This is an optimization exercise on Yosys and OpenROAD, whose aim is small area, a short achievable clock period and few clock cycles, not a production implementation. Only simulation tests tie the RTL to the original design; equivalence was not proved. Power figures rest on the tool's default switching activity, not on a simulated workload.

==> flow/config.mk <==
export PLATFORM = sky130hd
export DESIGN_NAME = e203_muldiv
export DESIGN_NICKNAME = e203_muldiv
export VERILOG_FILES = /design/flow/design.v
export SDC_FILE = /design/flow/constraint.sdc
export NUM_CORES = 4
export LEC_CHECK = 0
export CAP_MARGIN = 20
export CORE_MARGIN = 2
export CORE_UTILIZATION = 40
export PLACE_DENSITY = 0.6
export SLEW_MARGIN = 20
==> flow/constraint.sdc <==
create_clock -name core_clock -period 11.0 [get_ports {clk}]
set_input_delay 2.2000 -clock core_clock [delete_from_list [all_inputs] [get_ports {clk}]]
set_output_delay 2.2000 -clock core_clock [all_outputs]
set_load 0.01 [all_outputs]
==> flow/design.v <==
module sirv_gnrl_dfflrs # (
  parameter DW = 32
) (
  input               lden, 
  input      [DW-1:0] dnxt,
  output     [DW-1:0] qout,
  input               clk,
  input               rst_n
);
reg [DW-1:0] qout_r;
always @(posedge clk or negedge rst_n)
begin : DFFLRS_PROC
  if (rst_n == 1'b0)
    qout_r <= {DW{1'b1}};
  else if (lden == 1'b1)
    qout_r <= #1 dnxt;
end
assign qout = qout_r;
endmodule
module sirv_gnrl_dfflr # (
  parameter DW = 32
) (
  input               lden, 
  input      [DW-1:0] dnxt,
  output     [DW-1:0] qout,
  input               clk,
  input               rst_n
);
reg [DW-1:0] qout_r;
always @(posedge clk or negedge rst_n)
begin : DFFLR_PROC
  if (rst_n == 1'b0)
    qout_r <= {DW{1'b0}};
  else if (lden == 1'b1)
    qout_r <= #1 dnxt;
end
assign qout = qout_r;
endmodule
module sirv_gnrl_dffl # (
  parameter DW = 32
) (
  input               lden, 
  input      [DW-1:0] dnxt,
  output     [DW-1:0] qout,
  input               clk 
);
reg [DW-1:0] qout_r;
always @(posedge clk)
begin : DFFL_PROC
  if (lden == 1'b1)
    qout_r <= #1 dnxt;
end
assign qout = qout_r;
endmodule
module sirv_gnrl_dffrs # (
  parameter DW = 32
) (
  input      [DW-1:0] dnxt,
  output     [DW-1:0] qout,
  input               clk,
  input               rst_n
);
reg [DW-1:0] qout_r;
always @(posedge clk or negedge rst_n)
begin : DFFRS_PROC
  if (rst_n == 1'b0)
    qout_r <= {DW{1'b1}};
  else                  
    qout_r <= #1 dnxt;
end
assign qout = qout_r;
endmodule
module sirv_gnrl_dffr # (
  parameter DW = 32
) (
  input      [DW-1:0] dnxt,
  output     [DW-1:0] qout,
  input               clk,
  input               rst_n
);
reg [DW-1:0] qout_r;
always @(posedge clk or negedge rst_n)
begin : DFFR_PROC
  if (rst_n == 1'b0)
    qout_r <= {DW{1'b0}};
  else                  
    qout_r <= #1 dnxt;
end
assign qout = qout_r;
endmodule
module sirv_gnrl_ltch # (
  parameter DW = 32
) (
  input               lden, 
  input      [DW-1:0] dnxt,
  output     [DW-1:0] qout
);
reg [DW-1:0] qout_r;
always @ * 
begin : LTCH_PROC
  if (lden == 1'b1)
    qout_r <= dnxt;
end
assign qout = qout_r;
endmodule
module e203_exu_alu_dpath(
  input  alu_req_alu,
  input  alu_req_alu_add ,
  input  alu_req_alu_sub ,
  input  alu_req_alu_xor ,
  input  alu_req_alu_sll ,
  input  alu_req_alu_srl ,
  input  alu_req_alu_sra ,
  input  alu_req_alu_or  ,
  input  alu_req_alu_and ,
  input  alu_req_alu_slt ,
  input  alu_req_alu_sltu,
  input  alu_req_alu_lui ,
  input  [32-1:0] alu_req_alu_op1,
  input  [32-1:0] alu_req_alu_op2,
  output [32-1:0] alu_req_alu_res,
  input  bjp_req_alu,
  input  [32-1:0] bjp_req_alu_op1,
  input  [32-1:0] bjp_req_alu_op2,
  input  bjp_req_alu_cmp_eq ,
  input  bjp_req_alu_cmp_ne ,
  input  bjp_req_alu_cmp_lt ,
  input  bjp_req_alu_cmp_gt ,
  input  bjp_req_alu_cmp_ltu,
  input  bjp_req_alu_cmp_gtu,
  input  bjp_req_alu_add,
  output bjp_req_alu_cmp_res,
  output [32-1:0] bjp_req_alu_add_res,
  input  agu_req_alu,
  input  [32-1:0] agu_req_alu_op1,
  input  [32-1:0] agu_req_alu_op2,
  input  agu_req_alu_swap,
  input  agu_req_alu_add ,
  input  agu_req_alu_and ,
  input  agu_req_alu_or  ,
  input  agu_req_alu_xor ,
  input  agu_req_alu_max ,
  input  agu_req_alu_min ,
  input  agu_req_alu_maxu,
  input  agu_req_alu_minu,
  output [32-1:0] agu_req_alu_res,
  input  agu_sbf_0_ena,
  input  [32-1:0] agu_sbf_0_nxt,
  output [32-1:0] agu_sbf_0_r,
  input  agu_sbf_1_ena,
  input  [32-1:0] agu_sbf_1_nxt,
  output [32-1:0] agu_sbf_1_r,
  input  muldiv_req_alu,
  input  [35-1:0] muldiv_req_alu_op1,
  input  [35-1:0] muldiv_req_alu_op2,
  input                              muldiv_req_alu_add ,
  input                              muldiv_req_alu_sub ,
  output [35-1:0] muldiv_req_alu_res,
  input           muldiv_sbf_0_ena,
  input  [33-1:0] muldiv_sbf_0_nxt,
  output [33-1:0] muldiv_sbf_0_r,
  input           muldiv_sbf_1_ena,
  input  [33-1:0] muldiv_sbf_1_nxt,
  output [33-1:0] muldiv_sbf_1_r,
  input  clk,
  input  rst_n
  );
  wire [32-1:0] mux_op1;
  wire [32-1:0] mux_op2;
  wire [32-1:0] misc_op1 = mux_op1[32-1:0];
  wire [32-1:0] misc_op2 = mux_op2[32-1:0];
  wire [32-1:0] shifter_op1 = alu_req_alu_op1[32-1:0];
  wire [32-1:0] shifter_op2 = alu_req_alu_op2[32-1:0];
  wire op_max;  
  wire op_min ; 
  wire op_maxu;
  wire op_minu;
  wire op_add;
  wire op_sub;
  wire op_addsub = op_add | op_sub; 
  wire op_or;
  wire op_xor;
  wire op_and;
  wire op_sll;
  wire op_srl;
  wire op_sra;
  wire op_slt;
  wire op_sltu;
  wire op_mvop2;
  wire op_cmp_eq ;
  wire op_cmp_ne ;
  wire op_cmp_lt ;
  wire op_cmp_gt ;
  wire op_cmp_ltu;
  wire op_cmp_gtu;
  wire cmp_res;
  wire sbf_0_ena;
  wire [33-1:0] sbf_0_nxt;
  wire [33-1:0] sbf_0_r;
  wire sbf_1_ena;
  wire [33-1:0] sbf_1_nxt;
  wire [33-1:0] sbf_1_r;
  wire [32-1:0] shifter_in1;
  wire [5-1:0] shifter_in2;
  wire [32-1:0] shifter_res;
  wire op_shift = op_sra | op_sll | op_srl; 
  assign shifter_in1 = {32{op_shift}} &
           (
               (op_sra | op_srl) ? 
                 {
    shifter_op1[00],shifter_op1[01],shifter_op1[02],shifter_op1[03],
    shifter_op1[04],shifter_op1[05],shifter_op1[06],shifter_op1[07],
    shifter_op1[08],shifter_op1[09],shifter_op1[10],shifter_op1[11],
    shifter_op1[12],shifter_op1[13],shifter_op1[14],shifter_op1[15],
    shifter_op1[16],shifter_op1[17],shifter_op1[18],shifter_op1[19],
    shifter_op1[20],shifter_op1[21],shifter_op1[22],shifter_op1[23],
    shifter_op1[24],shifter_op1[25],shifter_op1[26],shifter_op1[27],
    shifter_op1[28],shifter_op1[29],shifter_op1[30],shifter_op1[31]
                 } : shifter_op1
           );
  assign shifter_in2 = {5{op_shift}} & shifter_op2[4:0];
  assign shifter_res = (shifter_in1 << shifter_in2);
  wire [32-1:0] sll_res = shifter_res;
  wire [32-1:0] srl_res =  
                 {
    shifter_res[00],shifter_res[01],shifter_res[02],shifter_res[03],
    shifter_res[04],shifter_res[05],shifter_res[06],shifter_res[07],
    shifter_res[08],shifter_res[09],shifter_res[10],shifter_res[11],
    shifter_res[12],shifter_res[13],shifter_res[14],shifter_res[15],
    shifter_res[16],shifter_res[17],shifter_res[18],shifter_res[19],
    shifter_res[20],shifter_res[21],shifter_res[22],shifter_res[23],
    shifter_res[24],shifter_res[25],shifter_res[26],shifter_res[27],
    shifter_res[28],shifter_res[29],shifter_res[30],shifter_res[31]
                 };
  wire [32-1:0] eff_mask = (~(32'b0)) >> shifter_in2;
  wire [32-1:0] sra_res =
               (srl_res & eff_mask) | ({32{shifter_op1[31]}} & (~eff_mask));
  wire op_unsigned = op_sltu | op_cmp_ltu | op_cmp_gtu | op_maxu | op_minu;
  wire [35-1:0] misc_adder_op1 =
      {{35-32{(~op_unsigned) & misc_op1[32-1]}},misc_op1};
  wire [35-1:0] misc_adder_op2 =
      {{35-32{(~op_unsigned) & misc_op2[32-1]}},misc_op2};
  wire [35-1:0] adder_op1 = 
      muldiv_req_alu ? muldiv_req_alu_op1 :
      misc_adder_op1;
  wire [35-1:0] adder_op2 = 
      muldiv_req_alu ? muldiv_req_alu_op2 :
      misc_adder_op2;
  wire adder_cin;
  wire [35-1:0] adder_in1;
  wire [35-1:0] adder_in2;
  wire [35-1:0] adder_res;
  wire adder_add;
  wire adder_sub;
  assign adder_add =
      muldiv_req_alu ? muldiv_req_alu_add :
      op_add; 
  assign adder_sub =
      muldiv_req_alu ? muldiv_req_alu_sub :
               (
               (op_sub) 
             | (op_cmp_lt | op_cmp_gt | 
                op_cmp_ltu | op_cmp_gtu |
                op_max | op_maxu |
                op_min | op_minu |
                op_slt | op_sltu 
               ));
  wire adder_addsub = adder_add | adder_sub; 
  assign adder_in1 = {35{adder_addsub}} & (adder_op1);
  assign adder_in2 = {35{adder_addsub}} & (adder_sub ? (~adder_op2) : adder_op2);
  assign adder_cin = adder_addsub & adder_sub;
  assign adder_res = adder_in1 + adder_in2 + adder_cin;
  wire [32-1:0] xorer_in1;
  wire [32-1:0] xorer_in2;
  wire xorer_op = 
               op_xor
             | (op_cmp_eq | op_cmp_ne); 
  assign xorer_in1 = {32{xorer_op}} & misc_op1;
  assign xorer_in2 = {32{xorer_op}} & misc_op2;
  wire [32-1:0] xorer_res = xorer_in1 ^ xorer_in2;
  wire [32-1:0] orer_res  = misc_op1 | misc_op2; 
  wire [32-1:0] ander_res = misc_op1 & misc_op2; 
  wire neq  = (|xorer_res); 
  wire cmp_res_ne  = (op_cmp_ne  & neq);
  wire cmp_res_eq  = op_cmp_eq  & (~neq);
  wire cmp_res_lt  = op_cmp_lt  & adder_res[32];
  wire cmp_res_ltu = op_cmp_ltu & adder_res[32];
  wire op1_gt_op2  = (~adder_res[32]);
  wire cmp_res_gt  = op_cmp_gt  & op1_gt_op2;
  wire cmp_res_gtu = op_cmp_gtu & op1_gt_op2;
  assign cmp_res = cmp_res_eq 
                 | cmp_res_ne 
                 | cmp_res_lt 
                 | cmp_res_gt  
                 | cmp_res_ltu 
                 | cmp_res_gtu; 
  wire [32-1:0] mvop2_res = misc_op2;
  wire op_slttu = (op_slt | op_sltu);
  wire slttu_cmp_lt = op_slttu & adder_res[32];
  wire [32-1:0] slttu_res = 
               slttu_cmp_lt ?
               32'b1 : 32'b0;
  wire maxmin_sel_op1 =  ((op_max | op_maxu) &   op1_gt_op2) 
                      |  ((op_min | op_minu) & (~op1_gt_op2));
  wire [32-1:0] maxmin_res  = maxmin_sel_op1 ? misc_op1 : misc_op2;  
  wire [32-1:0] alu_dpath_res = 
        ({32{op_or       }} & orer_res )
      | ({32{op_and      }} & ander_res)
      | ({32{op_xor      }} & xorer_res)
      | ({32{op_addsub   }} & adder_res[32-1:0])
      | ({32{op_srl      }} & srl_res)
      | ({32{op_sll      }} & sll_res)
      | ({32{op_sra      }} & sra_res)
      | ({32{op_mvop2    }} & mvop2_res)
      | ({32{op_slttu    }} & slttu_res)
      | ({32{op_max | op_maxu | op_min | op_minu}} & maxmin_res)
        ;
  sirv_gnrl_dffl #(33) sbf_0_dffl (sbf_0_ena, sbf_0_nxt, sbf_0_r, clk);
  sirv_gnrl_dffl #(33) sbf_1_dffl (sbf_1_ena, sbf_1_nxt, sbf_1_r, clk);
  localparam DPATH_MUX_WIDTH = ((32*2)+21);
  assign  {
     mux_op1
    ,mux_op2
    ,op_max  
    ,op_min  
    ,op_maxu 
    ,op_minu 
    ,op_add
    ,op_sub
    ,op_or
    ,op_xor
    ,op_and
    ,op_sll
    ,op_srl
    ,op_sra
    ,op_slt
    ,op_sltu
    ,op_mvop2
    ,op_cmp_eq 
    ,op_cmp_ne 
    ,op_cmp_lt 
    ,op_cmp_gt 
    ,op_cmp_ltu
    ,op_cmp_gtu
    }
    = 
        ({DPATH_MUX_WIDTH{alu_req_alu}} & {
             alu_req_alu_op1
            ,alu_req_alu_op2
            ,1'b0
            ,1'b0
            ,1'b0
            ,1'b0
            ,alu_req_alu_add
            ,alu_req_alu_sub
            ,alu_req_alu_or
            ,alu_req_alu_xor
            ,alu_req_alu_and
            ,alu_req_alu_sll
            ,alu_req_alu_srl
            ,alu_req_alu_sra
            ,alu_req_alu_slt
            ,alu_req_alu_sltu
            ,alu_req_alu_lui 
            ,1'b0
            ,1'b0
            ,1'b0
            ,1'b0
            ,1'b0
            ,1'b0
        })
      | ({DPATH_MUX_WIDTH{bjp_req_alu}} & {
             bjp_req_alu_op1
            ,bjp_req_alu_op2
            ,1'b0
            ,1'b0
            ,1'b0
            ,1'b0
            ,bjp_req_alu_add
            ,1'b0
            ,1'b0
            ,1'b0
            ,1'b0
            ,1'b0
            ,1'b0
            ,1'b0
            ,1'b0
            ,1'b0
            ,1'b0
            ,bjp_req_alu_cmp_eq 
            ,bjp_req_alu_cmp_ne 
            ,bjp_req_alu_cmp_lt 
            ,bjp_req_alu_cmp_gt 
            ,bjp_req_alu_cmp_ltu
            ,bjp_req_alu_cmp_gtu
        })
      | ({DPATH_MUX_WIDTH{agu_req_alu}} & {
             agu_req_alu_op1
            ,agu_req_alu_op2
            ,agu_req_alu_max  
            ,agu_req_alu_min  
            ,agu_req_alu_maxu 
            ,agu_req_alu_minu 
            ,agu_req_alu_add
            ,1'b0
            ,agu_req_alu_or
            ,agu_req_alu_xor
            ,agu_req_alu_and
            ,1'b0
            ,1'b0
            ,1'b0
            ,1'b0
            ,1'b0
            ,agu_req_alu_swap 
            ,1'b0
            ,1'b0
            ,1'b0
            ,1'b0
            ,1'b0
            ,1'b0
        })
        ;
  assign alu_req_alu_res     = alu_dpath_res[32-1:0];
  assign agu_req_alu_res     = alu_dpath_res[32-1:0];
  assign bjp_req_alu_add_res = alu_dpath_res[32-1:0];
  assign bjp_req_alu_cmp_res = cmp_res;
  assign muldiv_req_alu_res  = adder_res;
  assign sbf_0_ena = 
      muldiv_req_alu ? muldiv_sbf_0_ena : 
                 agu_sbf_0_ena;
  assign sbf_1_ena = 
      muldiv_req_alu ? muldiv_sbf_1_ena : 
                 agu_sbf_1_ena;
  assign sbf_0_nxt = 
      muldiv_req_alu ? muldiv_sbf_0_nxt : 
                 {1'b0,agu_sbf_0_nxt};
  assign sbf_1_nxt = 
      muldiv_req_alu ? muldiv_sbf_1_nxt : 
                 {1'b0,agu_sbf_1_nxt};
  assign agu_sbf_0_r = sbf_0_r[32-1:0];
  assign agu_sbf_1_r = sbf_1_r[32-1:0];
  assign muldiv_sbf_0_r = sbf_0_r;
  assign muldiv_sbf_1_r = sbf_1_r;
endmodule                                      
module e203_exu_alu_muldiv(
  input  mdv_nob2b,
  input  muldiv_i_valid,  
  output muldiv_i_ready,  
  input  [32-1:0] muldiv_i_rs1,
  input  [32-1:0] muldiv_i_rs2,
  input  [32-1:0] muldiv_i_imm,
  input  [((((((((((((((((((((((0+3-1)+1)+1-1)+1)+1-1)+1)+1-1)+1)+1-1)+1)+1-1)+1)+1-1)+1)+1-1)+1)+1-1)+1)+1-1)+1)+1-1)+1)-1:0] muldiv_i_info,
  input  [1-1:0] muldiv_i_itag,
  output muldiv_i_longpipe,
  input  flush_pulse,
  output muldiv_o_valid,  
  input  muldiv_o_ready,  
  output [32-1:0] muldiv_o_wbck_wdat,
  output muldiv_o_wbck_err,   
  output [35-1:0] muldiv_req_alu_op1,
  output [35-1:0] muldiv_req_alu_op2,
  output                                muldiv_req_alu_add ,
  output                                muldiv_req_alu_sub ,
  input  [35-1:0] muldiv_req_alu_res,
  output          muldiv_sbf_0_ena,
  output [33-1:0] muldiv_sbf_0_nxt,
  input  [33-1:0] muldiv_sbf_0_r,
  output          muldiv_sbf_1_ena,
  output [33-1:0] muldiv_sbf_1_nxt,
  input  [33-1:0] muldiv_sbf_1_r,
  input  clk,
  input  rst_n
  );
  wire muldiv_i_hsked = muldiv_i_valid & muldiv_i_ready;
  wire muldiv_o_hsked = muldiv_o_valid & muldiv_o_ready;
  wire flushed_r;
  wire flushed_set = flush_pulse;
  wire flushed_clr = muldiv_o_hsked & (~flush_pulse);
  wire flushed_ena = flushed_set | flushed_clr;
  wire flushed_nxt = flushed_set | (~flushed_clr);
  sirv_gnrl_dfflr #(1) flushed_dfflr (flushed_ena, flushed_nxt, flushed_r, clk, rst_n);
  wire i_mul    = muldiv_i_info[(((((0+3-1)+1)+1-1)+1)+1-1):((((0+3-1)+1)+1-1)+1)   ]; 
  wire i_mulh   = muldiv_i_info[(((((((0+3-1)+1)+1-1)+1)+1-1)+1)+1-1):((((((0+3-1)+1)+1-1)+1)+1-1)+1)  ];
  wire i_mulhsu = muldiv_i_info[(((((((((0+3-1)+1)+1-1)+1)+1-1)+1)+1-1)+1)+1-1):((((((((0+3-1)+1)+1-1)+1)+1-1)+1)+1-1)+1)];
  wire i_mulhu  = muldiv_i_info[(((((((((((0+3-1)+1)+1-1)+1)+1-1)+1)+1-1)+1)+1-1)+1)+1-1):((((((((((0+3-1)+1)+1-1)+1)+1-1)+1)+1-1)+1)+1-1)+1) ];
  wire i_div    = muldiv_i_info[(((((((((((((0+3-1)+1)+1-1)+1)+1-1)+1)+1-1)+1)+1-1)+1)+1-1)+1)+1-1):((((((((((((0+3-1)+1)+1-1)+1)+1-1)+1)+1-1)+1)+1-1)+1)+1-1)+1)   ];
  wire i_divu   = muldiv_i_info[(((((((((((((((0+3-1)+1)+1-1)+1)+1-1)+1)+1-1)+1)+1-1)+1)+1-1)+1)+1-1)+1)+1-1):((((((((((((((0+3-1)+1)+1-1)+1)+1-1)+1)+1-1)+1)+1-1)+1)+1-1)+1)+1-1)+1)  ];
  wire i_rem    = muldiv_i_info[(((((((((((((((((0+3-1)+1)+1-1)+1)+1-1)+1)+1-1)+1)+1-1)+1)+1-1)+1)+1-1)+1)+1-1)+1)+1-1):((((((((((((((((0+3-1)+1)+1-1)+1)+1-1)+1)+1-1)+1)+1-1)+1)+1-1)+1)+1-1)+1)+1-1)+1)   ];
  wire i_remu   = muldiv_i_info[(((((((((((((((((((0+3-1)+1)+1-1)+1)+1-1)+1)+1-1)+1)+1-1)+1)+1-1)+1)+1-1)+1)+1-1)+1)+1-1)+1)+1-1):((((((((((((((((((0+3-1)+1)+1-1)+1)+1-1)+1)+1-1)+1)+1-1)+1)+1-1)+1)+1-1)+1)+1-1)+1)+1-1)+1)  ];
  wire i_b2b    = muldiv_i_info[(((((((((((((((((((((0+3-1)+1)+1-1)+1)+1-1)+1)+1-1)+1)+1-1)+1)+1-1)+1)+1-1)+1)+1-1)+1)+1-1)+1)+1-1)+1)+1-1):((((((((((((((((((((0+3-1)+1)+1-1)+1)+1-1)+1)+1-1)+1)+1-1)+1)+1-1)+1)+1-1)+1)+1-1)+1)+1-1)+1)+1-1)+1)   ] & (~flushed_r) & (~mdv_nob2b);
  wire back2back_seq = i_b2b;
  wire mul_rs1_sign = (i_mulhu)            ? 1'b0 : muldiv_i_rs1[32-1];
  wire mul_rs2_sign = (i_mulhsu | i_mulhu) ? 1'b0 : muldiv_i_rs2[32-1];
  wire [32:0] mul_op1 = {mul_rs1_sign, muldiv_i_rs1};
  wire [32:0] mul_op2 = {mul_rs2_sign, muldiv_i_rs2};
  wire i_op_mul = i_mul | i_mulh | i_mulhsu | i_mulhu;
  wire i_op_div = i_div | i_divu | i_rem    | i_remu;
  localparam MULDIV_STATE_WIDTH = 3;
  wire [MULDIV_STATE_WIDTH-1:0] muldiv_state_nxt;
  wire [MULDIV_STATE_WIDTH-1:0] muldiv_state_r;
  wire muldiv_state_ena;
  localparam MULDIV_STATE_0TH = 3'd0;
  localparam MULDIV_STATE_EXEC = 3'd1;
  localparam MULDIV_STATE_REMD_CHCK = 3'd2;
  localparam MULDIV_STATE_QUOT_CORR = 3'd3;
  localparam MULDIV_STATE_REMD_CORR = 3'd4;
  wire [MULDIV_STATE_WIDTH-1:0] state_0th_nxt;
  wire [MULDIV_STATE_WIDTH-1:0] state_exec_nxt;
  wire [MULDIV_STATE_WIDTH-1:0] state_remd_chck_nxt;
  wire [MULDIV_STATE_WIDTH-1:0] state_quot_corr_nxt;
  wire [MULDIV_STATE_WIDTH-1:0] state_remd_corr_nxt;
  wire state_0th_exit_ena;
  wire state_exec_exit_ena;
  wire state_remd_chck_exit_ena;
  wire state_quot_corr_exit_ena;
  wire state_remd_corr_exit_ena;
  wire special_cases;
  wire muldiv_i_valid_nb2b = muldiv_i_valid & (~back2back_seq) & (~special_cases);
  wire   muldiv_sta_is_0th       = (muldiv_state_r == MULDIV_STATE_0TH   );
  wire   muldiv_sta_is_exec      = (muldiv_state_r == MULDIV_STATE_EXEC   );
  wire   muldiv_sta_is_remd_chck  = (muldiv_state_r == MULDIV_STATE_REMD_CHCK   );
  wire   muldiv_sta_is_quot_corr = (muldiv_state_r == MULDIV_STATE_QUOT_CORR   );
  wire   muldiv_sta_is_remd_corr = (muldiv_state_r == MULDIV_STATE_REMD_CORR   );
  assign state_0th_exit_ena = muldiv_sta_is_0th & muldiv_i_valid_nb2b & (~flush_pulse);
  assign state_0th_nxt      = MULDIV_STATE_EXEC;
  wire div_need_corrct; 
  wire mul_exec_last_cycle; 
  wire div_exec_last_cycle; 
  wire exec_last_cycle; 
  assign state_exec_exit_ena =  muldiv_sta_is_exec & ((
                           exec_last_cycle 
                         & (i_op_div ? 1'b1
                                            : muldiv_o_hsked))
            | flush_pulse);
  assign state_exec_nxt      = 
                (
                         flush_pulse ? MULDIV_STATE_0TH :
                         i_op_div ? MULDIV_STATE_REMD_CHCK
                                         : MULDIV_STATE_0TH
                );
  assign state_remd_chck_exit_ena = (muldiv_sta_is_remd_chck & ( 
                                              (div_need_corrct ? 1'b1
                                                         : muldiv_o_hsked) 
                                              | flush_pulse )) ;
  assign state_remd_chck_nxt      = flush_pulse ? MULDIV_STATE_0TH :
                         div_need_corrct ? MULDIV_STATE_QUOT_CORR
                                         : MULDIV_STATE_0TH;
  assign state_quot_corr_exit_ena = (muldiv_sta_is_quot_corr & (flush_pulse | 1'b1));
  assign state_quot_corr_nxt      = flush_pulse ? MULDIV_STATE_0TH : MULDIV_STATE_REMD_CORR;
  assign state_remd_corr_exit_ena = (muldiv_sta_is_remd_corr & (flush_pulse | muldiv_o_hsked));
  assign state_remd_corr_nxt      = flush_pulse ? MULDIV_STATE_0TH : MULDIV_STATE_0TH;
  assign muldiv_state_ena = state_0th_exit_ena 
                          | state_exec_exit_ena  
                          | state_remd_chck_exit_ena  
                          | state_quot_corr_exit_ena  
                          | state_remd_corr_exit_ena;  
  assign muldiv_state_nxt = 
              ({MULDIV_STATE_WIDTH{state_0th_exit_ena      }} & state_0th_nxt      )
            | ({MULDIV_STATE_WIDTH{state_exec_exit_ena     }} & state_exec_nxt     )
            | ({MULDIV_STATE_WIDTH{state_remd_chck_exit_ena}} & state_remd_chck_nxt)
            | ({MULDIV_STATE_WIDTH{state_quot_corr_exit_ena}} & state_quot_corr_nxt)
            | ({MULDIV_STATE_WIDTH{state_remd_corr_exit_ena}} & state_remd_corr_nxt)
              ;
  sirv_gnrl_dfflr #(MULDIV_STATE_WIDTH) muldiv_state_dfflr (muldiv_state_ena, muldiv_state_nxt, muldiv_state_r, clk, rst_n);
  wire state_exec_enter_ena = muldiv_state_ena & (muldiv_state_nxt == MULDIV_STATE_EXEC);
  localparam EXEC_CNT_W  = 6;
  localparam EXEC_CNT_1  = 6'd1 ;
  localparam EXEC_CNT_16 = 6'd16;
  localparam EXEC_CNT_32 = 6'd32;
  wire[EXEC_CNT_W-1:0] exec_cnt_r;
  wire exec_cnt_set = state_exec_enter_ena;
  wire exec_cnt_inc = muldiv_sta_is_exec & (~exec_last_cycle); 
  wire exec_cnt_ena = exec_cnt_inc | exec_cnt_set; 
  wire[EXEC_CNT_W-1:0] exec_cnt_nxt = exec_cnt_set ? EXEC_CNT_1 : (exec_cnt_r + 1'b1);
  sirv_gnrl_dfflr #(EXEC_CNT_W) exec_cnt_dfflr (exec_cnt_ena, exec_cnt_nxt, exec_cnt_r, clk, rst_n);
  wire cycle_0th  = muldiv_sta_is_0th;
  wire cycle_16th = (exec_cnt_r == EXEC_CNT_16);
  wire cycle_32nd = (exec_cnt_r == EXEC_CNT_32);
  assign mul_exec_last_cycle = cycle_16th;
  assign div_exec_last_cycle = cycle_32nd;
  assign exec_last_cycle = i_op_mul ? mul_exec_last_cycle : div_exec_last_cycle;
  wire [32:0] part_prdt_hi_r;
  wire [32:0] part_prdt_lo_r;
  wire [32:0] part_prdt_hi_nxt;
  wire [32:0] part_prdt_lo_nxt;
  wire part_prdt_sft1_r;
  wire [2:0] booth_code = cycle_0th  ? {muldiv_i_rs1[1:0],1'b0}
                        : cycle_16th ? {mul_rs1_sign,part_prdt_lo_r[0],part_prdt_sft1_r}
                        : {part_prdt_lo_r[1:0],part_prdt_sft1_r};
  wire booth_sel_zero = (booth_code == 3'b000) | (booth_code == 3'b111);
  wire booth_sel_two  = (booth_code == 3'b011) | (booth_code == 3'b100);
  wire booth_sel_one  = (~booth_sel_zero) & (~booth_sel_two);
  wire booth_sel_sub  = booth_code[2];  
  wire [35-1:0] mul_exe_alu_res = muldiv_req_alu_res;
  wire [35-1:0] mul_exe_alu_op2 = 
      ({35{booth_sel_zero}} & 35'b0) 
    | ({35{booth_sel_one }} & {mul_rs2_sign,mul_rs2_sign,mul_rs2_sign,muldiv_i_rs2}) 
    | ({35{booth_sel_two }} & {mul_rs2_sign,mul_rs2_sign,muldiv_i_rs2,1'b0}) 
      ;
  wire [35-1:0] mul_exe_alu_op1 =
       cycle_0th ? 35'b0 : {part_prdt_hi_r[32],part_prdt_hi_r[32],part_prdt_hi_r};  
  wire mul_exe_alu_add = (~booth_sel_sub);
  wire mul_exe_alu_sub = booth_sel_sub;
  assign part_prdt_hi_nxt = mul_exe_alu_res[34:2];
  assign part_prdt_lo_nxt = {mul_exe_alu_res[1:0],
                         (cycle_0th ? {mul_rs1_sign,muldiv_i_rs1[31:2]} : part_prdt_lo_r[32:2])
                         };
  wire part_prdt_sft1_nxt = cycle_0th ? muldiv_i_rs1[1] : part_prdt_lo_r[1];
  wire mul_exe_cnt_set = exec_cnt_set & i_op_mul;
  wire mul_exe_cnt_inc = exec_cnt_inc & i_op_mul; 
  wire part_prdt_hi_ena = mul_exe_cnt_set | mul_exe_cnt_inc | state_exec_exit_ena;
  wire part_prdt_lo_ena = part_prdt_hi_ena;
  sirv_gnrl_dfflr #(1) part_prdt_sft1_dfflr (part_prdt_lo_ena, part_prdt_sft1_nxt, part_prdt_sft1_r, clk, rst_n);
  wire[32-1:0] mul_res = i_mul ? part_prdt_lo_r[32:1] : mul_exe_alu_res[31:0];
  wire [32:0] part_remd_r;
  wire [32:0] part_quot_r;
  wire div_rs1_sign = (i_divu | i_remu) ? 1'b0 : muldiv_i_rs1[32-1];
  wire div_rs2_sign = (i_divu | i_remu) ? 1'b0 : muldiv_i_rs2[32-1];
  wire [65:0] dividend = {{33{div_rs1_sign}}, div_rs1_sign, muldiv_i_rs1};
  wire [33:0] divisor  = {div_rs2_sign, div_rs2_sign, muldiv_i_rs2};
  wire quot_0cycl = (dividend[65] ^ divisor[33]) ? 1'b0 : 1'b1; 
  wire [66:0] dividend_lsft1 = {dividend[65:0],quot_0cycl};
  wire prev_quot = cycle_0th ? quot_0cycl : part_quot_r[0];
  wire part_remd_sft1_r;
  wire [33:0] div_exe_alu_res = muldiv_req_alu_res[33:0];
  wire [33:0] div_exe_alu_op1 = cycle_0th ? dividend_lsft1[66:33] : {part_remd_sft1_r, part_remd_r[32:0]};
  wire [33:0] div_exe_alu_op2 = divisor;
  wire div_exe_alu_add = (~prev_quot);
  wire div_exe_alu_sub =   prev_quot ;
  wire current_quot = (div_exe_alu_res[33] ^ divisor[33]) ? 1'b0 : 1'b1;
  wire [66:0] div_exe_part_remd;
  assign div_exe_part_remd[66:33] = div_exe_alu_res;
  assign div_exe_part_remd[32: 0] = cycle_0th ? dividend_lsft1[32:0] : part_quot_r[32:0];
  wire [67:0] div_exe_part_remd_lsft1 = {div_exe_part_remd[66:0],current_quot};
  wire part_remd_ena;
  sirv_gnrl_dfflr #(1) part_remd_sft1_dfflr (part_remd_ena, div_exe_alu_res[32], part_remd_sft1_r, clk, rst_n);
  wire div_exe_cnt_set = exec_cnt_set & i_op_div;
  wire div_exe_cnt_inc = exec_cnt_inc & i_op_div; 
  wire corrct_phase = muldiv_sta_is_remd_corr | muldiv_sta_is_quot_corr;
  wire check_phase  = muldiv_sta_is_remd_chck;
  wire [33:0] div_quot_corr_alu_res;
  wire [33:0] div_remd_corr_alu_res;
  wire [32:0] div_remd = check_phase  ? part_remd_r [32:0]:
                         corrct_phase ? div_remd_corr_alu_res[32:0] :
                                        div_exe_part_remd[65:33];
  wire [32:0] div_quot = check_phase  ? part_quot_r [32:0]:
                         corrct_phase ? part_quot_r [32:0]: 
                                        {div_exe_part_remd[31:0],1'b1};
  wire [32:0] part_remd_nxt = corrct_phase ? div_remd_corr_alu_res[32:0] :
                              (muldiv_sta_is_exec & div_exec_last_cycle) ? div_remd :
                                                          div_exe_part_remd_lsft1[65:33];
  wire [32:0] part_quot_nxt = corrct_phase ? div_quot_corr_alu_res[32:0] :
                              (muldiv_sta_is_exec & div_exec_last_cycle) ? div_quot :
                                                          div_exe_part_remd_lsft1[32: 0];
  wire [33:0] div_remd_chck_alu_res = muldiv_req_alu_res[33:0];
  wire [33:0] div_remd_chck_alu_op1 = {part_remd_r[32], part_remd_r};
  wire [33:0] div_remd_chck_alu_op2 = divisor;
  wire div_remd_chck_alu_add = 1'b1;
  wire div_remd_chck_alu_sub = 1'b0;
  wire remd_is_0 = ~(|part_remd_r);
  wire remd_is_neg_divs = ~(|div_remd_chck_alu_res); 
  wire remd_is_divs = (part_remd_r == divisor[32:0]);
  assign div_need_corrct = i_op_div & (
                                ((part_remd_r[32] ^ dividend[65]) & (~remd_is_0))
                              | remd_is_neg_divs
                              | remd_is_divs
                            );
  wire remd_inc_quot_dec = (part_remd_r[32] ^ divisor[33]);
  assign div_quot_corr_alu_res = muldiv_req_alu_res[33:0];
  wire [33:0] div_quot_corr_alu_op1 = {part_quot_r[32], part_quot_r};
  wire [33:0] div_quot_corr_alu_op2 = 34'b1;
  wire div_quot_corr_alu_add = (~remd_inc_quot_dec);
  wire div_quot_corr_alu_sub = remd_inc_quot_dec;
  assign div_remd_corr_alu_res = muldiv_req_alu_res[33:0];
  wire [33:0] div_remd_corr_alu_op1 = {part_remd_r[32], part_remd_r};
  wire [33:0] div_remd_corr_alu_op2 = divisor;
  wire div_remd_corr_alu_add = remd_inc_quot_dec;
  wire div_remd_corr_alu_sub = ~remd_inc_quot_dec;
  assign part_remd_ena = div_exe_cnt_set | div_exe_cnt_inc | state_exec_exit_ena | state_remd_corr_exit_ena;
  wire part_quot_ena = div_exe_cnt_set | div_exe_cnt_inc | state_exec_exit_ena | state_quot_corr_exit_ena;
  wire[32-1:0] div_res = (i_div | i_divu) ? div_quot[32-1:0] : div_remd[32-1:0];
  wire div_by_0 = ~(|muldiv_i_rs2); 
  wire div_ovf  = (i_div | i_rem) & (&muldiv_i_rs2)   
                & muldiv_i_rs1[32-1] & (~(|muldiv_i_rs1[32-2:0]));
  wire[32-1:0] div_by_0_res_quot = ~32'b0;
  wire[32-1:0] div_by_0_res_remd = dividend[32-1:0];
  wire[32-1:0] div_by_0_res = (i_div | i_divu) ? div_by_0_res_quot : div_by_0_res_remd;
  wire[32-1:0] div_ovf_res_quot  = {1'b1,{32-1{1'b0}}};
  wire[32-1:0] div_ovf_res_remd  = 32'b0;
  wire[32-1:0] div_ovf_res = (i_div | i_divu) ? div_ovf_res_quot : div_ovf_res_remd;
  wire div_special_cases = i_op_div & (div_by_0 | div_ovf);
  wire[32-1:0] div_special_res = div_by_0 ? div_by_0_res : div_ovf_res;
  assign special_cases = div_special_cases; 
  wire[32-1:0] special_res = div_special_res; 
  wire [32-1:0] back2back_mul_res = {part_prdt_lo_r[32-2:0],part_prdt_sft1_r}; 
  wire [32-1:0] back2back_mul_rem = part_remd_r[32-1:0];
  wire [32-1:0] back2back_mul_div = part_quot_r[32-1:0];
  wire [32-1:0] back2back_res = (
             ({32{i_mul         }} & back2back_mul_res)
           | ({32{i_rem | i_remu}} & back2back_mul_rem)
           | ({32{i_div | i_divu}} & back2back_mul_div)
     );
  wire wbck_condi = (back2back_seq | special_cases) ? 1'b1 : 
                       (
                           (muldiv_sta_is_exec & exec_last_cycle & (~i_op_div))
                         | (muldiv_sta_is_remd_chck & (~div_need_corrct)) 
                         | muldiv_sta_is_remd_corr 
                       );
  assign muldiv_o_valid = wbck_condi & muldiv_i_valid;
  assign muldiv_i_ready = wbck_condi & muldiv_o_ready;
  wire res_sel_spl = special_cases;
  wire res_sel_b2b  = back2back_seq & (~special_cases);
  wire res_sel_div  = (~back2back_seq) & (~special_cases) & i_op_div;
  wire res_sel_mul  = (~back2back_seq) & (~special_cases) & i_op_mul;
  assign muldiv_o_wbck_wdat = 
               ({32{res_sel_b2b}} & back2back_res)
             | ({32{res_sel_spl}} & special_res)
             | ({32{res_sel_div}} & div_res)
             | ({32{res_sel_mul}} & mul_res);
  assign muldiv_o_wbck_err = 1'b0;
  wire req_alu_sel1 = i_op_mul;
  wire req_alu_sel2 = i_op_div & (muldiv_sta_is_0th | muldiv_sta_is_exec);
  wire req_alu_sel3 = i_op_div & muldiv_sta_is_quot_corr;
  wire req_alu_sel4 = i_op_div & muldiv_sta_is_remd_corr;
  wire req_alu_sel5 = i_op_div & muldiv_sta_is_remd_chck;
  assign muldiv_req_alu_op1 = 
             ({35{req_alu_sel1}} & mul_exe_alu_op1      )
           | ({35{req_alu_sel2}} & {{35-34{1'b0}},div_exe_alu_op1      })
           | ({35{req_alu_sel3}} & {{35-34{1'b0}},div_quot_corr_alu_op1})
           | ({35{req_alu_sel4}} & {{35-34{1'b0}},div_remd_corr_alu_op1}) 
           | ({35{req_alu_sel5}} & {{35-34{1'b0}},div_remd_chck_alu_op1});
  assign muldiv_req_alu_op2 = 
             ({35{req_alu_sel1}} & mul_exe_alu_op2      )
           | ({35{req_alu_sel2}} & {{35-34{1'b0}},div_exe_alu_op2      })
           | ({35{req_alu_sel3}} & {{35-34{1'b0}},div_quot_corr_alu_op2})
           | ({35{req_alu_sel4}} & {{35-34{1'b0}},div_remd_corr_alu_op2}) 
           | ({35{req_alu_sel5}} & {{35-34{1'b0}},div_remd_chck_alu_op2});
  assign muldiv_req_alu_add  = 
             (req_alu_sel1 & mul_exe_alu_add      )
           | (req_alu_sel2 & div_exe_alu_add      )
           | (req_alu_sel3 & div_quot_corr_alu_add)
           | (req_alu_sel4 & div_remd_corr_alu_add) 
           | (req_alu_sel5 & div_remd_chck_alu_add);
  assign muldiv_req_alu_sub  = 
             (req_alu_sel1 & mul_exe_alu_sub      )
           | (req_alu_sel2 & div_exe_alu_sub      )
           | (req_alu_sel3 & div_quot_corr_alu_sub)
           | (req_alu_sel4 & div_remd_corr_alu_sub) 
           | (req_alu_sel5 & div_remd_chck_alu_sub);
  assign muldiv_sbf_0_ena = part_remd_ena | part_prdt_hi_ena;
  assign muldiv_sbf_0_nxt = i_op_mul ? part_prdt_hi_nxt : part_remd_nxt;
  assign muldiv_sbf_1_ena = part_quot_ena | part_prdt_lo_ena;
  assign muldiv_sbf_1_nxt = i_op_mul ? part_prdt_lo_nxt : part_quot_nxt;
  assign part_remd_r = muldiv_sbf_0_r;
  assign part_quot_r = muldiv_sbf_1_r;
  assign part_prdt_hi_r = muldiv_sbf_0_r;
  assign part_prdt_lo_r = muldiv_sbf_1_r;
  assign muldiv_i_longpipe = 1'b0;
endmodule                                      
module e203_muldiv (
  input         clk,
  input         rst_n,
  input         i_valid,
  output        i_ready,
  input  [2:0]  i_op,
  input  [31:0] i_rs1,
  input  [31:0] i_rs2,
  input         flush,
  output        o_valid,
  input         o_ready,
  output [31:0] o_wdat
);
  wire [((((((((((((((((((((((0+3-1)+1)+1-1)+1)+1-1)+1)+1-1)+1)+1-1)+1)+1-1)+1)+1-1)+1)+1-1)+1)+1-1)+1)+1-1)+1)+1-1)+1)-1:0] info;
  assign info[(0+3-1):0]           = 3'd4;
  assign info[(((0+3-1)+1)+1-1):((0+3-1)+1)]          = 1'b1;
  assign info[(((((0+3-1)+1)+1-1)+1)+1-1):((((0+3-1)+1)+1-1)+1)   ] = (i_op == 3'd0);
  assign info[(((((((0+3-1)+1)+1-1)+1)+1-1)+1)+1-1):((((((0+3-1)+1)+1-1)+1)+1-1)+1)  ] = (i_op == 3'd1);
  assign info[(((((((((0+3-1)+1)+1-1)+1)+1-1)+1)+1-1)+1)+1-1):((((((((0+3-1)+1)+1-1)+1)+1-1)+1)+1-1)+1)] = (i_op == 3'd2);
  assign info[(((((((((((0+3-1)+1)+1-1)+1)+1-1)+1)+1-1)+1)+1-1)+1)+1-1):((((((((((0+3-1)+1)+1-1)+1)+1-1)+1)+1-1)+1)+1-1)+1) ] = (i_op == 3'd3);
  assign info[(((((((((((((0+3-1)+1)+1-1)+1)+1-1)+1)+1-1)+1)+1-1)+1)+1-1)+1)+1-1):((((((((((((0+3-1)+1)+1-1)+1)+1-1)+1)+1-1)+1)+1-1)+1)+1-1)+1)   ] = (i_op == 3'd4);
  assign info[(((((((((((((((0+3-1)+1)+1-1)+1)+1-1)+1)+1-1)+1)+1-1)+1)+1-1)+1)+1-1)+1)+1-1):((((((((((((((0+3-1)+1)+1-1)+1)+1-1)+1)+1-1)+1)+1-1)+1)+1-1)+1)+1-1)+1)  ] = (i_op == 3'd5);
  assign info[(((((((((((((((((0+3-1)+1)+1-1)+1)+1-1)+1)+1-1)+1)+1-1)+1)+1-1)+1)+1-1)+1)+1-1)+1)+1-1):((((((((((((((((0+3-1)+1)+1-1)+1)+1-1)+1)+1-1)+1)+1-1)+1)+1-1)+1)+1-1)+1)+1-1)+1)   ] = (i_op == 3'd6);
  assign info[(((((((((((((((((((0+3-1)+1)+1-1)+1)+1-1)+1)+1-1)+1)+1-1)+1)+1-1)+1)+1-1)+1)+1-1)+1)+1-1)+1)+1-1):((((((((((((((((((0+3-1)+1)+1-1)+1)+1-1)+1)+1-1)+1)+1-1)+1)+1-1)+1)+1-1)+1)+1-1)+1)+1-1)+1)  ] = (i_op == 3'd7);
  assign info[(((((((((((((((((((((0+3-1)+1)+1-1)+1)+1-1)+1)+1-1)+1)+1-1)+1)+1-1)+1)+1-1)+1)+1-1)+1)+1-1)+1)+1-1)+1)+1-1):((((((((((((((((((((0+3-1)+1)+1-1)+1)+1-1)+1)+1-1)+1)+1-1)+1)+1-1)+1)+1-1)+1)+1-1)+1)+1-1)+1)+1-1)+1)   ] = 1'b0;
  wire [35-1:0] req_alu_op1;
  wire [35-1:0] req_alu_op2;
  wire                                req_alu_add;
  wire                                req_alu_sub;
  wire [35-1:0] req_alu_res;
  wire          sbf_0_ena;
  wire [33-1:0] sbf_0_nxt;
  wire [33-1:0] sbf_0_r;
  wire          sbf_1_ena;
  wire [33-1:0] sbf_1_nxt;
  wire [33-1:0] sbf_1_r;
  wire          wbck_err;
  wire          longpipe;
  e203_exu_alu_muldiv u_muldiv (
    .mdv_nob2b          (1'b1),
    .muldiv_i_valid     (i_valid),
    .muldiv_i_ready     (i_ready),
    .muldiv_i_rs1       (i_rs1),
    .muldiv_i_rs2       (i_rs2),
    .muldiv_i_imm       (32'b0),
    .muldiv_i_info      (info),
    .muldiv_i_itag      ({1{1'b0}}),
    .muldiv_i_longpipe  (longpipe),
    .flush_pulse        (flush),
    .muldiv_o_valid     (o_valid),
    .muldiv_o_ready     (o_ready),
    .muldiv_o_wbck_wdat (o_wdat),
    .muldiv_o_wbck_err  (wbck_err),
    .muldiv_req_alu_op1 (req_alu_op1),
    .muldiv_req_alu_op2 (req_alu_op2),
    .muldiv_req_alu_add (req_alu_add),
    .muldiv_req_alu_sub (req_alu_sub),
    .muldiv_req_alu_res (req_alu_res),
    .muldiv_sbf_0_ena   (sbf_0_ena),
    .muldiv_sbf_0_nxt   (sbf_0_nxt),
    .muldiv_sbf_0_r     (sbf_0_r),
    .muldiv_sbf_1_ena   (sbf_1_ena),
    .muldiv_sbf_1_nxt   (sbf_1_nxt),
    .muldiv_sbf_1_r     (sbf_1_r),
    .clk                (clk),
    .rst_n              (rst_n)
  );
  wire [31:0] unused_alu_res;
  wire        unused_bjp_cmp_res;
  wire [31:0] unused_bjp_add_res;
  wire [31:0] unused_agu_res;
  wire [31:0] unused_agu_sbf_0_r;
  wire [31:0] unused_agu_sbf_1_r;
  e203_exu_alu_dpath u_dpath (
    .alu_req_alu         (1'b0),
    .alu_req_alu_add     (1'b0),
    .alu_req_alu_sub     (1'b0),
    .alu_req_alu_xor     (1'b0),
    .alu_req_alu_sll     (1'b0),
    .alu_req_alu_srl     (1'b0),
    .alu_req_alu_sra     (1'b0),
    .alu_req_alu_or      (1'b0),
    .alu_req_alu_and     (1'b0),
    .alu_req_alu_slt     (1'b0),
    .alu_req_alu_sltu    (1'b0),
    .alu_req_alu_lui     (1'b0),
    .alu_req_alu_op1     (32'b0),
    .alu_req_alu_op2     (32'b0),
    .alu_req_alu_res     (unused_alu_res),
    .bjp_req_alu         (1'b0),
    .bjp_req_alu_op1     (32'b0),
    .bjp_req_alu_op2     (32'b0),
    .bjp_req_alu_cmp_eq  (1'b0),
    .bjp_req_alu_cmp_ne  (1'b0),
    .bjp_req_alu_cmp_lt  (1'b0),
    .bjp_req_alu_cmp_gt  (1'b0),
    .bjp_req_alu_cmp_ltu (1'b0),
    .bjp_req_alu_cmp_gtu (1'b0),
    .bjp_req_alu_add     (1'b0),
    .bjp_req_alu_cmp_res (unused_bjp_cmp_res),
    .bjp_req_alu_add_res (unused_bjp_add_res),
    .agu_req_alu         (1'b0),
    .agu_req_alu_op1     (32'b0),
    .agu_req_alu_op2     (32'b0),
    .agu_req_alu_swap    (1'b0),
    .agu_req_alu_add     (1'b0),
    .agu_req_alu_and     (1'b0),
    .agu_req_alu_or      (1'b0),
    .agu_req_alu_xor     (1'b0),
    .agu_req_alu_max     (1'b0),
    .agu_req_alu_min     (1'b0),
    .agu_req_alu_maxu    (1'b0),
    .agu_req_alu_minu    (1'b0),
    .agu_req_alu_res     (unused_agu_res),
    .agu_sbf_0_ena       (1'b0),
    .agu_sbf_0_nxt       (32'b0),
    .agu_sbf_0_r         (unused_agu_sbf_0_r),
    .agu_sbf_1_ena       (1'b0),
    .agu_sbf_1_nxt       (32'b0),
    .agu_sbf_1_r         (unused_agu_sbf_1_r),
    .muldiv_req_alu      (i_valid),
    .muldiv_req_alu_op1  (req_alu_op1),
    .muldiv_req_alu_op2  (req_alu_op2),
    .muldiv_req_alu_add  (req_alu_add),
    .muldiv_req_alu_sub  (req_alu_sub),
    .muldiv_req_alu_res  (req_alu_res),
    .muldiv_sbf_0_ena    (sbf_0_ena),
    .muldiv_sbf_0_nxt    (sbf_0_nxt),
    .muldiv_sbf_0_r      (sbf_0_r),
    .muldiv_sbf_1_ena    (sbf_1_ena),
    .muldiv_sbf_1_nxt    (sbf_1_nxt),
    .muldiv_sbf_1_r      (sbf_1_r),
    .clk                 (clk),
    .rst_n               (rst_n)
  );
endmodule
==> flow/run.sh <==
#!/bin/bash
# synth_recipe.tcl (not shown) runs the flow's synth.tcl, then flattens the netlist and writes it again
# the make line also repeats each setting of config.mk as NAME=value (left out here)
make -C /OpenROAD-flow-scripts/flow DESIGN_CONFIG=/design/flow/config.mk WORK_HOME=/design/flow/orfs CLKGATE_MAP_FILE= SYNTH_SCRIPT=/design/flow/synth_recipe.tcl finish
==> images/m1.png <==
The bar under the picture is 50 µm long. Supply wires on this layer in grey.
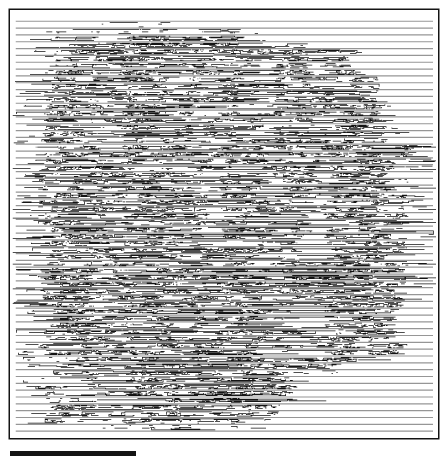
longest straight run: 77.3 µm
wire length on this layer: 21.7 mm
main direction: horizontal
share of all routed wire: 42%
GR met1 Demand/Resource: 51.8%
DRT Wirelength: 51900 µm
via count: 13813

==> images/m2.png <==
The bar under the picture is 50 µm long. Cells faint in the background.
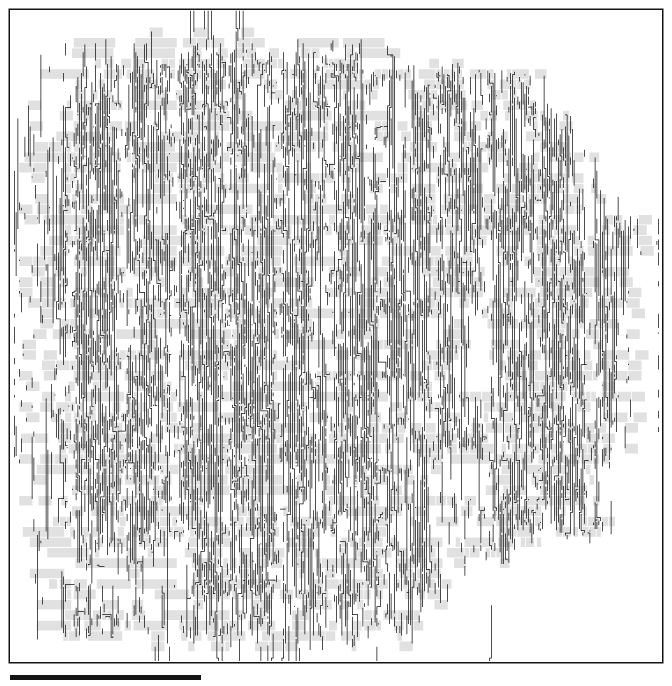
main direction: vertical
nets with wire on the layer: 1455
wire length on this layer: 21.4 mm
met2 usage: 51.7%

==> images/m3.png <==
The bar under the picture is 50 µm long.
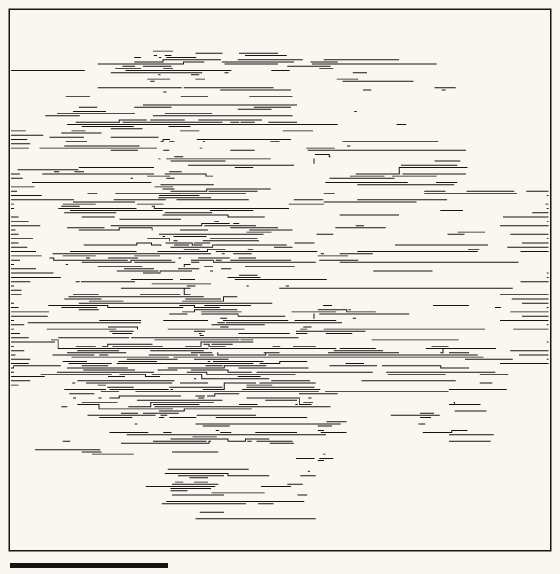
share of all routed wire: 14%
nets with wire on the layer: 351
main direction: horizontal
met3 Usage GRT: 7.88%

==> images/layers.png <==
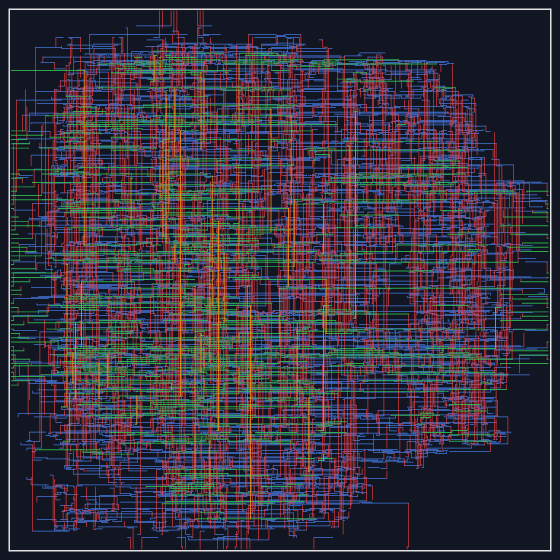
legend:
  green:
    layer: M3
    wire_length: 7360 µm
  blue:
    layer: M1
    wire_length: 21.7 mm
  orange:
    layer: M4
    wire_length: 1330 µm
  red:
    layer: M2
    wire_length: 21.4 mm
DR WL/cell: 25.2 µm
GR Util All Layers: 35.1%

==> images/ir_map.png <==
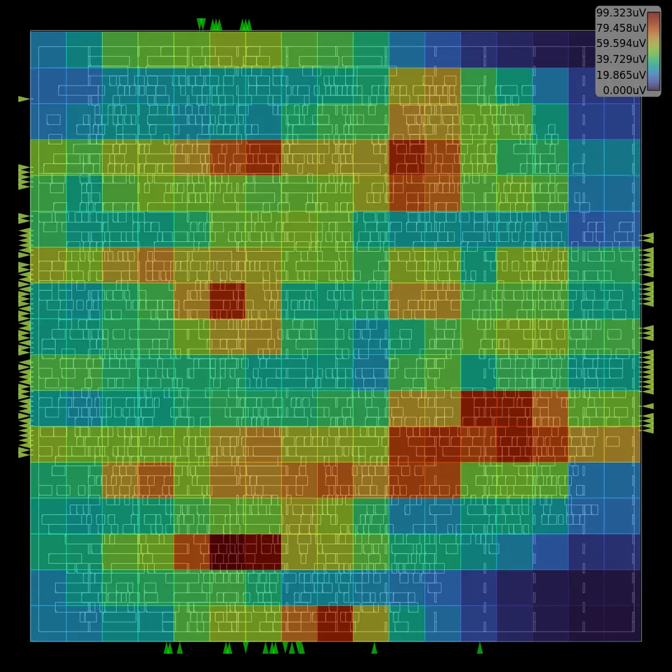
Pint: 1.79 mW
net switching power: 2.16 mW
total power: 3.95 mW
PD cells: 302 nW/µm²

==> impl_metrics.tcl <==
set metrics [dict create \
    cts_setup_buffers 0 \
    synth-seq-cells 77 \
    clock_sinks 77 \
    seq_area_um2 2260 \
    yosys-top-cells-area "edfxtp_1 (18%), nand2_1 (9.2%), a21oi_1 (8.0%)" \
    cts-root-buf "clkbuf_16" \
    nets 1789 \
    ys_async_sr_fraction_pct 14.3 \
    met2_length_um 21400 \
    grt_pass1_wl_um 77800 \
    final-clk-cell-share_pct 2.38 \
    placed_area_um2 12700 \
    synth-warning-count 4 \
    worstPathArrival_ns 8.52 \
    synth.cell_area_um2 11100 \
    setup_slack_ns 0.282 \
    switching_share_pct 54.7 \
    cp-start-kind "input port" \
    synth_edf_count 66 \
    grt_pass1_vias 12571 \
    nWellTaps 372 \
    fmax_mhz 93.3 \
    min_path_type "reg2reg" \
    seqPwrFrac_pct 15.3 \
    synthMuxAreaShare_pct 1.03 \
    wl_met1_um 21700 \
    synth_xor_area_share_pct 8.07 \
    synthAdderAreaFrac_pct 4.32 \
    clkPwrFrac_pct 8.1 \
    numCtsBuffers 9 \
    start_util_pct 40.9 \
    nonClkBufAreaFrac_pct 12.8 \
    hold_depth 1 \
    cp.required_ns 8.80 \
    grt_overflow_total 0 \
    topRoutingLayerUsed "met4" \
    p_comb_mw 3.02 \
    dp_slack_ns 0.329 \
    grt_max_degree 72 \
    synth_cells 1615 \
    rr_startpoint "u_muldiv.muldiv_state_dfflr.qout_r[2]" \
    yosys.area_share.simple_pct 26.9 \
    die_x_um 170 \
    slew_viol_final 0 \
    period_needed_ns 10.72 \
    synth_common_cells "nand2_1 (271), a21oi_1 (178), nor2_1 (152), o21ai_0 (133), clkbuf_1 (111)" \
    antenna_found_initial 1 \
    vdd_ir_drop_max_v 0.000129 \
    final_common_cell "nand2_1" \
    multi_input_area_share_pct 63.4 \
    status "timing/DRC/antenna clean" \
    cp_slowest_cell "or4_1" \
    dp_cells 2040 \
    multi_input_area_um2 8290 \
    final_area_um2 13100 \
    n_clock_buffer 11 \
    top_regs "u_dpath.sbf_0_dffl.qout_r x33, u_dpath.sbf_1_dffl.qout_r x33, u_muldiv.exec_cnt_dfflr.qout_r x6" \
    cts_tree "built" \
    busiest_layer "met1" \
    avgSynthCellArea_um2 6.86 \
    hold_ws_ns 0.561 \
    cp_slowest_stage_delay_ns 0.57 \
    cp_num_cells 27 \
    combPwrFrac_pct 76.5 \
    core_um2 27100 \
    synth_compound_area_share_pct 33.8 \
    signal_buffers 186 \
    cp_top_family "simple AND/OR/NAND/NOR gates" \
    synth_top_family_by_area "compound AO/OA/AOI/OAI gates" \
    final_cell_mix "nand2_1 (269), a21oi_1 (174), nor2_1 (146)" \
    hpwlAfterDp_um 38100 \
    hold_violations 0 \
    comb.multi_input.count 1384 \
    clock_latency_ns 0.35 \
    fin_setup_tns_ns 0 \
    synth_flop_cell "edfxtp_1" \
    setup.worst_path.end "i_ready" \
    fin_skew_ns 0.0144 \
    clkTransAtPathRegs_ns 0.06 \
    yosysSeqAreaShare_pct 20.4 \
    clk_path_buf_depth 2 \
    rows 60 \
    power-top-group "combinational cells" \
    inverters 22 \
    dr.first_iter.drc_count 2217 \
    hold_start "u_muldiv.part_remd_sft1_dfflr.qout_r" \
    tightest_slew_ns 0.931 \
    postCtsHoldBufs 0 \
    timing.rr.end "u_muldiv.muldiv_state_dfflr.qout_r[1]" \
    p_seq_mw 0.606 \
    relSlewSlack_pct 37.7 \
    cp-startpoint "i_rs1[31]" \
    syn_to_final_growth_pct 18.1 \
    reg2reg_slack_ns 4.46 \
    cpMostUsedCell "buf_4" \
    drv_cap 0 \
    ff2ff_path_depth 22 \
    vias_per_cell 6.72 \
    largest_class "multi-input combinational cells" \
    yosysMostFrequentCell "nand2_1" \
    sh_seq_area_pct 17.3 \
    gp_congestion 0.966 \
    syn_nets 1724 \
    clock_power_mw 0.321 \
    crit_type "in2out" \
    crit_fanout 5 \
    setup_viol 0 \
    drc_errors 0 \
    leakagePower_nw 4.81 \
    cts_repair_resize_count 0 \
    synth_top_cell_area_share_pct 17.9 \
    port_buffers 105 \
    dr.pass1.iters 6 \
    post-route-util_pct 48.3 \
    end_kind "primary output" \
    cts_max_level 3 \
    yosysTopAreaCell "edfxtp_1" \
    ant_nets 0 \
    crit_buf_inv 7 \
    n_fill_cell 2765 \
    ys_types 80 \
    worstHoldEndpoint "u_muldiv.part_remd_sft1_dfflr.qout_r" \
    fin_cells 2057 \
    diodes 0 \
    timing.final.crit_share_pct 97.4 \
    met3_length_um 7360 \
    ioPinCount 106 \
    die_h_um 170 \
    drive_gt1_share_pct 8.61 \
    fp.dieArea_um2 29000 \
    seq_cells 77 \
]
Testbench counts, summed over its fixed seeds: cycles 40,989.

-- re-timing with driven ports --
Ports are ideal in the flow. The routed layout listed here was re-timed in OpenROAD. Step 1, drivers: a clkbuf_16 drives clk and a buf_2 each remaining input, both assumed. Step 2 times the ports against the registers' clock, not the clock port: input delays grow and output delays shrink by t, the midpoint of the rising clock arrivals with the driver on. Slacks: no drivers / after step 1 / after step 2; pairs: no drivers / after step 1.
shift t [ns]: 0.390
setup WS [ns]: 0.282 / 0.259 / 0.259
worst hold slack (ns): 0.561 / 0.561 / 0.561
latest minus earliest clock arrival (ns): 0.015 / 0.015
worst data-port slew with drivers (ns): 0.04
After both steps this run still meets setup and hold. The setup slack of this run moves by -0.023 ns with the drivers and by -0.023 ns with both steps.
